What follows belongs to an exercise in optimizing a design on an open flow for small area, a short achievable clock period and few clock cycles per item; a production flow would make more cautious choices.
In this exercise RTL edits were held to simulation tests only and were not proved equivalent to the original.

==> images/clock_map.png <==
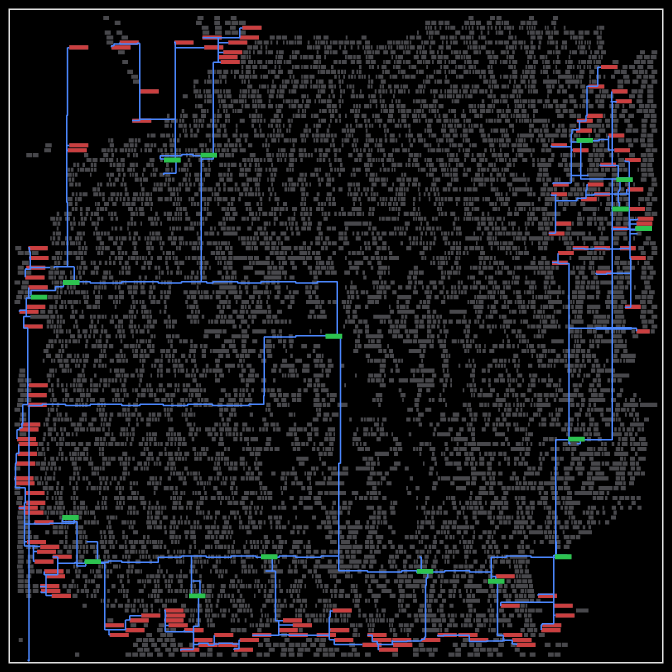
==> images/met2.png <==
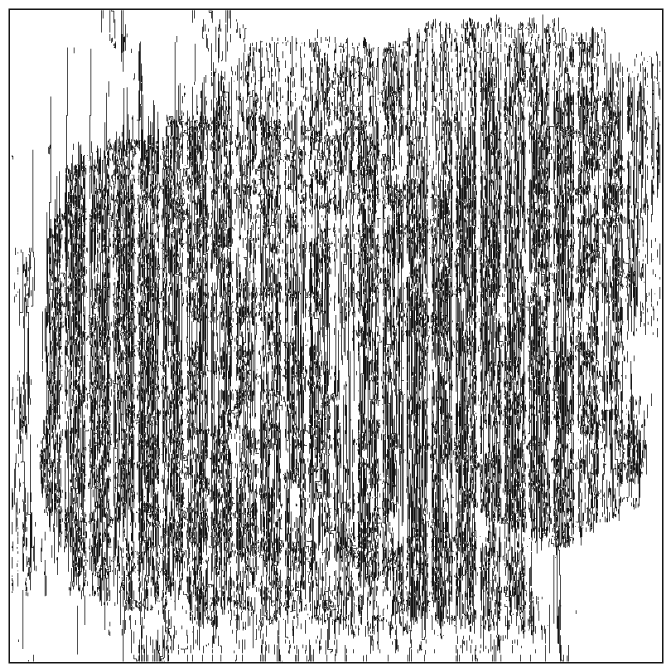
==> images/met4.png <==
Cells faint in the background.
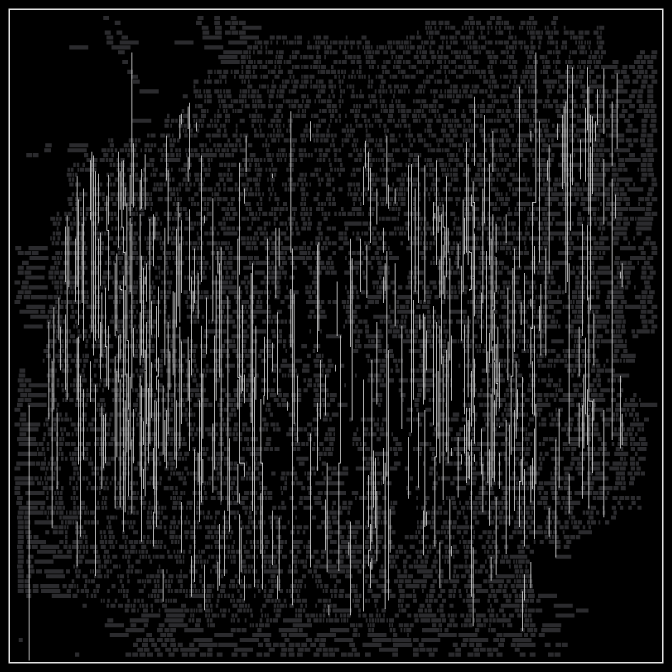
==> images/final_placement.png <==
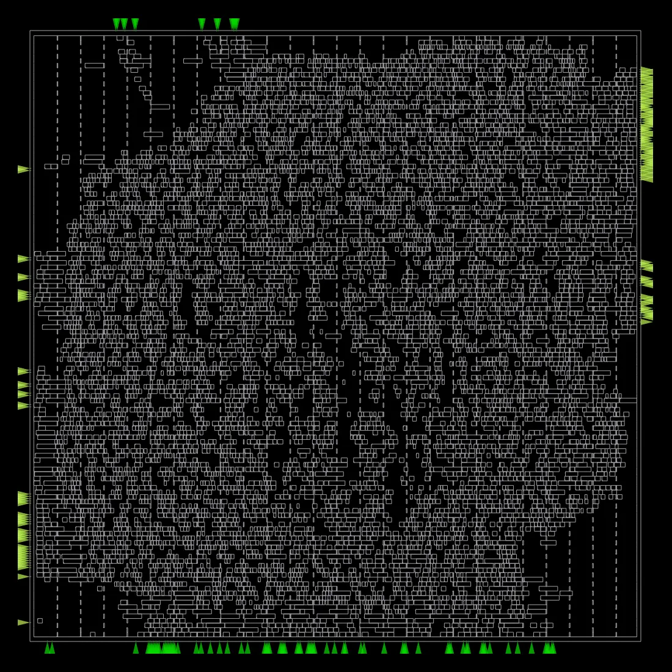
==> images/port_nets.png <==
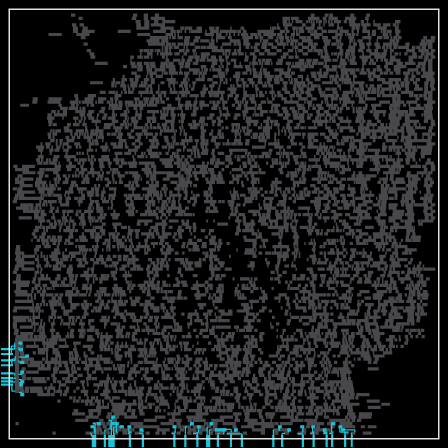
===== flow/design.v =====
module crcParallelFull (
   clk,
   rstN,
   ctrlEn,
   dataIn,
   genPoly,
   initXorValue,
   refInEn,
   refOutEn,
   finalXorValue,
   crcOut,
   crcReady
   );
  parameter CRC_WIDTH = 32;
  parameter DWIDTH    = 64;  
  parameter TMP_WIDTH = DWIDTH*CRC_WIDTH;
  input clk;     
  input rstN;    
  input ctrlEn;  
  input [DWIDTH-1:0] dataIn;  
  input [CRC_WIDTH-1:0] genPoly;  
  input [CRC_WIDTH-1:0] initXorValue;  
  input refInEn;   
  input refOutEn;  
  input [CRC_WIDTH-1:0] finalXorValue;  
  output wire [CRC_WIDTH-1:0] crcOut;
  output reg crcReady;
  wire [DWIDTH-1:0] xorInitInput;
  wire [DWIDTH-1:0] refInput;
  reg  [DWIDTH-1:0] dataInReg;
  reg  [CRC_WIDTH-1:0] GenPolyReg;
  wire [TMP_WIDTH-1:0]  subCrc;
  wire [DWIDTH+CRC_WIDTH-1:0] dataInCal; 
  reg [CRC_WIDTH-1:0] crcSeq;
  wire [CRC_WIDTH-1:0] refOutput;
  reg invOutEn;
  generate
    genvar j;
    for (j = 0; j < (DWIDTH/8); j=j+1) begin: RefIn
      assign refInput[j*8+0] = dataIn[j*8+7];
      assign refInput[j*8+1] = dataIn[j*8+6];
      assign refInput[j*8+2] = dataIn[j*8+5];
      assign refInput[j*8+3] = dataIn[j*8+4];
      assign refInput[j*8+4] = dataIn[j*8+3];
      assign refInput[j*8+5] = dataIn[j*8+2];
      assign refInput[j*8+6] = dataIn[j*8+1];
      assign refInput[j*8+7] = dataIn[j*8+0];
    end
  endgenerate
  assign xorInitInput = (refInEn? refInput[DWIDTH-1:0]: dataIn) 
  ^ {initXorValue[CRC_WIDTH-1:0], {DWIDTH-CRC_WIDTH{1'b0}}};
  always @ (posedge clk) begin
    if (ctrlEn) begin
      GenPolyReg[CRC_WIDTH-1:0] <= genPoly[CRC_WIDTH-1:0];
      dataInReg[DWIDTH-1:0]   <= xorInitInput[DWIDTH-1:0];
    end
  end
  assign dataInCal[DWIDTH+CRC_WIDTH-1:0] =
         {dataInReg[DWIDTH-1:0], {CRC_WIDTH{1'b0}}};
  always @ (posedge clk, negedge rstN) begin
    if (~rstN)
      crcReady <= 1'b1;
    else if (ctrlEn)
      crcReady <= 1'b0;
    else
      crcReady <= 1'b1;
  end
  generate
    genvar i;
    assign subCrc[TMP_WIDTH-1:(TMP_WIDTH-1)-(CRC_WIDTH-1)]
           = dataInCal[DWIDTH+CRC_WIDTH-1]?
             dataInCal[DWIDTH+CRC_WIDTH-2:(DWIDTH+CRC_WIDTH-1)-(CRC_WIDTH-1)-1] ^ GenPolyReg[CRC_WIDTH-1:0]
           : dataInCal[DWIDTH+CRC_WIDTH-2:(DWIDTH+CRC_WIDTH-1)-(CRC_WIDTH-1)-1];
    for (i=1; i < DWIDTH; i=i+1) begin: CrcCal
      assign subCrc[TMP_WIDTH-1-(i*CRC_WIDTH):(TMP_WIDTH-1)-(i*CRC_WIDTH)-(CRC_WIDTH-1)]
              = subCrc[TMP_WIDTH-1-(i-1)*CRC_WIDTH]? 
                  {subCrc[(TMP_WIDTH-1)-((i-1)*CRC_WIDTH)-1:(TMP_WIDTH-1)-(i*CRC_WIDTH-1)],
                  dataInCal[(DWIDTH+CRC_WIDTH-1)-CRC_WIDTH-i]} ^ GenPolyReg[CRC_WIDTH-1:0]
                : {subCrc[(TMP_WIDTH-1)-((i-1)*CRC_WIDTH)-1:(TMP_WIDTH-1)-(i*CRC_WIDTH-1)],
                dataInCal[(DWIDTH+CRC_WIDTH-1)-CRC_WIDTH-i]};
    end
  endgenerate
  always @ (posedge clk, negedge rstN) begin
    if (~rstN)
      crcSeq[CRC_WIDTH-1:0] <= {CRC_WIDTH{1'b0}};
    else if (~crcReady)
      crcSeq[CRC_WIDTH-1:0] <= subCrc[CRC_WIDTH-1:0];
  end
  generate
    genvar k;
    for (k = 0; k < CRC_WIDTH; k=k+1) begin: RefOut
      assign refOutput[k] = crcSeq[CRC_WIDTH-1-k];
    end
  endgenerate
  always @ (posedge clk) begin
    if (~rstN)
      invOutEn <= 1'b0;
    else if (ctrlEn)
      invOutEn <= refOutEn;
  end
  assign crcOut[CRC_WIDTH-1:0] = (invOutEn? refOutput: crcSeq)
  ^ finalXorValue[CRC_WIDTH-1:0];
  function integer clog2; 
    input integer value; 
	  integer i;
    begin 
      clog2 = 0;
      for(i = 0; 2**i < value; i = i + 1) 
        clog2 = i + 1; 
      end
  endfunction
endmodule  

===== flow/run.sh =====
#!/bin/bash
# synth_recipe.tcl (not shown) runs the flow's synth.tcl, then flattens the netlist and writes it again
# the make line also repeats each setting of config.mk as NAME=value (left out here)
make -C /OpenROAD-flow-scripts/flow DESIGN_CONFIG=/design/flow/config.mk WORK_HOME=/design/flow/orfs CLKGATE_MAP_FILE= SYNTH_SCRIPT=/design/flow/synth_recipe.tcl finish

===== flow/config.mk =====
export PLATFORM = sky130hd
export DESIGN_NAME = crcParallelFull
export DESIGN_NICKNAME = crcParallelFull
export VERILOG_FILES = /design/flow/design.v
export SDC_FILE = /design/flow/constraint.sdc
export NUM_CORES = 4
export LEC_CHECK = 0
export CAP_MARGIN = 20
export CORE_MARGIN = 2
export CORE_UTILIZATION = 40
export PLACE_DENSITY = 0.6
export SLEW_MARGIN = 20

===== flow/constraint.sdc =====
create_clock -name core_clock -period 27.0 [get_ports {clk}]
set_input_delay 5.4000 -clock core_clock [delete_from_list [all_inputs] [get_ports {clk}]]
set_output_delay 5.4000 -clock core_clock [all_outputs]
set_load 0.01 [all_outputs]

==> flow_metrics.py <==
metrics = {
    "place": {
        "io_buffers": 197,
        "gp_congestion": 1.066,
        "dpl-instance-area_sq_um": 55420,
        "detailedPlacementHpwl_mm": 177.6,
    },
    "floorplanning": {
        "area_enclosed_by_the_die_boundary_sq_um": 131100,
        "fp.dieH_microns": 362.1,
        "floorplan.io_pins": 198,
        "dieWidth_microns": 362.1,
        "initial_cell_density_of_the_core_pct": 40.28,
        "std_cell_rows": 131,
    },
    "worst_setup_path": {
        "critical_path.most_common_cell": "sky130_fd_sc_hd__buf_4",
        "crit_path_end_kind": "register",
        "slowest_stage": "sky130_fd_sc_hd__or4_4",
        "reg2regPathDepth": 95,
        "reg_to_reg_endpoint": "crcSeq[21]",
        "worstReg2RegStart": "dataInReg[62]",
        "worstSetupStartpointType": "register",
        "worst-path-max-fanout": 33,
        "cp.arrival_ns": 26.70,
        "start_point_of_the_critical_path": "dataInReg[62]",
        "worst-r2r-setup-slack_ns": 0.80,
        "worst-setup-path-type": "register to register",
        "critical_path.max_stage_delay_ns": 0.59,
        "cp.required_ns": 27.50,
    },
    "cts": {
        "root_buffer": "sky130_fd_sc_hd__clkbuf_16",
        "cts_hold_repair.buffers": 0,
        "cts_buffer_depth": 2,
        "tritoncts.num_buffers": 17,
        "clock_latency_ns": 0.58,
        "cts_num_sinks": 130,
        "clkTransAtPathRegs_ns": 0.08,
        "tritoncts_clock_tree": "yes",
        "cts_max_level": 4,
    },
    "min_path": {
        "min_delay_worst_endpoint": "crcSeq[22]",
        "hold_class": "register to register",
        "worstHoldStart": "crcSeq[22]",
        "hold_path_cell_cnt": 2,
    },
    "sta": {
        "slew-limit-headroom_pct": 19.86,
        "timing.final.crit_share_pct": 97.02,
        "measured_slew_at_the_worst_slew_check_pin_ns": 1.194,
        "clock_skew_ns": 0.02005,
        "timing_hold_violations_final": 0,
        "timing.fmax_ghz": 0.03817,
        "post-route-min-period_ns": 26.20,
        "hold-worst-slack_ns": 0.5092,
        "final-max-slew-violation-count": 0,
        "finalSetupViolCount": 0,
    },
    "synthesis": {
        "yosysUniqueCellTypes": 129,
        "synth_async_sr_flop_share_pct": 25.38,
        "netlist_instances": 7883,
        "ranking_of_synthesized_cells_by_area": "sky130_fd_sc_hd__xnor2_1 (22%), sky130_fd_sc_hd__nand2_1 (8.9%), sky130_fd_sc_hd__a21oi_1 (7.4%), sky130_fd_sc_hd__o21ai_0 (6.2%), sky130_fd_sc_hd__edfxtp_1 (5.6%)",
        "number_of_enable_type_register_cells_in_the_synthesized_netlist": 96,
        "synth_area_per_cell_sq_um": 6.507,
        "syn_nets": 8048,
        "synth_sequential_area_ratio_pct": 7.271,
        "netlist.area_leader.share_pct": 21.79,
        "synthDominantAreaCellType": "sky130_fd_sc_hd__xnor2_1",
        "ys_ff_latch": 130,
        "synthesis.area_sq_um": 51290,
        "synth_common_cells": "sky130_fd_sc_hd__xnor2_1 (1,276), sky130_fd_sc_hd__nand2_1 (1,211), sky130_fd_sc_hd__a21oi_1 (756), sky130_fd_sc_hd__nor2_1 (664), sky130_fd_sc_hd__o21ai_0 (635)",
        "post-synth-top-count-cell": "sky130_fd_sc_hd__xnor2_1",
        "synth_top_flop_cell": "sky130_fd_sc_hd__edfxtp_1",
        "yosys_warnings": 1,
    },
    "finish": {
        "area_growth_pct": 12.26,
        "postLayoutCellArea_sq_um": 57590,
        "sequential_cell_area_sq_um": 3731,
        "nets": 7818,
        "multi_input_comb_area_sq_um": 44910,
        "fraction_of_layout_cells_with_a_size_suffix_above_1_pct": 11.77,
    },
    "route": {
        "avgViaCountPerCell": 6.619,
        "initialDrtViolationCount": 8391,
        "detail-route-antenna-nets": 0,
        "routed_wl_mm": 252.1,
        "vias": 61800,
        "remaining_drc_errors": 0,
        "detailedRoute.firstPassIterationCount": 6,
        "routedWlPerCell_microns": 27.00,
    },
    "outcome": {
        "outcome": "no timing/DRC/antenna violations",
    },
    "global_routing": {
        "globalRouteOverflowTotal": 0,
        "groute.usage.overall_pct": 36.78,
        "grt_pass1_vias": 55780,
        "largest_net_degree_at_the_start_of_global_routing": 86,
        "grt_first_pass_wirelength_mm": 372.1,
        "antenna_found_initial": 14,
    },
    "run": {
        "cap_violations": 0,
    },
}
Testbench counts, summed over its fixed seeds: cycles 16,000, items 8,000.
Back to the opening pictures, clock_map.png:
[cells driving clock nets] green | count: 17
[flip-flops] red | count: 130
[clock wires] blue | length: 3,550 microns
flops lie	all over the die

Back to the opening pictures, met2.png:
longest straight run	114 microns
share of all routed wire	44%
nets with wire on the layer	5,738

Back to the opening pictures, met4.png:
wire length on this layer	17,900 microns
nets with wire on the layer	249
main direction	vertical
longest straight run	198 microns
share of all routed wire	7.1%

Back to the opening pictures, final_placement.png:
flip-flop and latch count: 130
Tap Count: 1,662
standard cell core area: 127,400 sq um
number of fill cells in the layout: 13,100
final core utilization: 45.22%

Back to the opening pictures, port_nets.png:
port	color	bits	direction	edge	end cells	buffers	wire
initXorValue	cyan	32	input	24 south, 8 west	32	32	411 microns

-- state kept, by name, summed over array words and instances, names as in the netlist --
signal and flops:
GenPolyReg 32, dataInReg 64, crcSeq 32, crcReady 1, invOutEn 1
-- cell type report --
type                            count  share of cell area [%]
Sequential cell                   130                   6.479
Clock buffer                       17                  0.7387
Multi-Input combinational cell   6756                   77.99
Timing Repair Buffer              708                   10.52
Clock inverter                     15                  0.3411
Inverter                           40                  0.2803
Tap cell                         1662                   3.611
Antenna cell                        9                 0.03911
-- cells by family (layout without fill, tap and decap cells) --
family                    Yosys count  count (layout)  share of synthesized area (%)
AOI/OAI and AO/OA                2713            2714                          34.82
xor gates and xnor gates         1433            1434                          26.35
buffers and inverters             999             780                          7.808
other                               0               9                              0
muxes                             152             152                          3.078
and+or+nand+nor                  2456            2456                          20.67
DFF                               130             130                          7.271
-- through the flow --
stage | utilization [%] | setup WS [ns] | cells | TNS (ns)
2_1_floorplan | - | 1.574 | 7883 | 0
3_3_place_gp | 43.51 | -0.8934 | 9243 | -25.81
3_5_place_dp | 43.52 | -0.8081 | 9244 | -23.76
4_1_cts | 44.08 | 0.02770 | 9276 | 0
5_1_grt | 45.20 | -0.2651 | 9328 | -6.223
6_report | 45.22 | 0.8047 | 9337 | 0
-- critical path: cells and delay by family (launching register included) --
kind | cells | cell delay, ns
DFF | 1 | 0.51
xor gates and xnor gates | 17 | 4.85
muxes | 1 | 0.30
buffers and inverters | 14 | 3.12
AOI/OAI and AO/OA | 34 | 9.31
and+or+nand+nor | 29 | 7.95
-- cells in the final DEF, fill, tap and decap left out, types with 28 or more instances in the layout --
master,n
sky130_fd_sc_hd__o22ai_1,103
sky130_fd_sc_hd__o2111ai_1,41
sky130_fd_sc_hd__a32oi_1,155
sky130_fd_sc_hd__inv_1,28
sky130_fd_sc_hd__nor3_1,189
sky130_fd_sc_hd__o211ai_1,54
sky130_fd_sc_hd__edfxtp_1,96
sky130_fd_sc_hd__xnor3_1,51
sky130_fd_sc_hd__a311oi_1,40
sky130_fd_sc_hd__o21ai_1,29
sky130_fd_sc_hd__clkdlybuf4s50_1,194
sky130_fd_sc_hd__mux2_2,39
sky130_fd_sc_hd__o21ai_0,632
sky130_fd_sc_hd__xor2_1,74
sky130_fd_sc_hd__nand2_1,1207
sky130_fd_sc_hd__a22oi_1,47
sky130_fd_sc_hd__a211oi_1,236
sky130_fd_sc_hd__buf_4,482
sky130_fd_sc_hd__o31ai_1,44
sky130_fd_sc_hd__nand3_1,101
sky130_fd_sc_hd__nor2_1,639
sky130_fd_sc_hd__mux2i_1,101
sky130_fd_sc_hd__dfrtp_1,32
sky130_fd_sc_hd__and4_1,34
sky130_fd_sc_hd__a31oi_1,99
sky130_fd_sc_hd__xnor2_1,1250
sky130_fd_sc_hd__a21oi_1,751
-- timing repair --
action                     CTS  global route
gates cloned                 0             2
pin swaps                    0            34
setup buffers                0            50
setup endpoints to repair   32            32
resized for setup           18           196
-- per-layer routing --
layer / GRT usage (%) / wire length, microns / vias up
met5: 0 / 60 / -
met4: 23.19 / 17930 / 8
met3: 6.341 / 24190 / 935
met2: 57.74 / 110900 / 3733
met1: 46.60 / 99000 / 29310
li1: - / - / 27820
-- worst max-delay path by stage --
| stage | end | slack (ns) | cells past startpoint |
|---|---|---|---|
| after CTS | crcSeq[21] | 0.03 | 87 |
| after floorplan | crcSeq[25] | 1.57 | 98 |
| after global routing | crcSeq[13] | -0.27 | 103 |
| after detailed placement | crcSeq[27] | -0.81 | 91 |
| final | crcSeq[21] | 0.80 | 95 |
| after global placement | crcSeq[11] | -0.89 | 92 |

## static timing again, ports no longer ideal
The results above use ideal ports. As a check the final layout listed here was re-extracted and re-timed, cells and wires unchanged. Step 1, drivers: a clkbuf_16 drives clk and a buf_2 each remaining input, both assumed. Step 2 moves the port delays by t, midway between the first and last clock arrival at a register: inputs arrive t later, outputs are due t later. That takes back most of the time a late clock gives input paths. Slacks: ideal / step 1 / step 2; pairs: ideal / step 1.
t, ns: 0.651
setup WS [ns]: 0.805 / 0.805 / 0.805
worst setup path at the end: register to register
clock arrival spread, ns: 0.020 / 0.020
pins driven straight from the clock port: 1
After both steps this run still meets setup and hold. For this run, drivers alone change the setup slack by 0.000 ns; drivers and shift together by 0.000 ns.
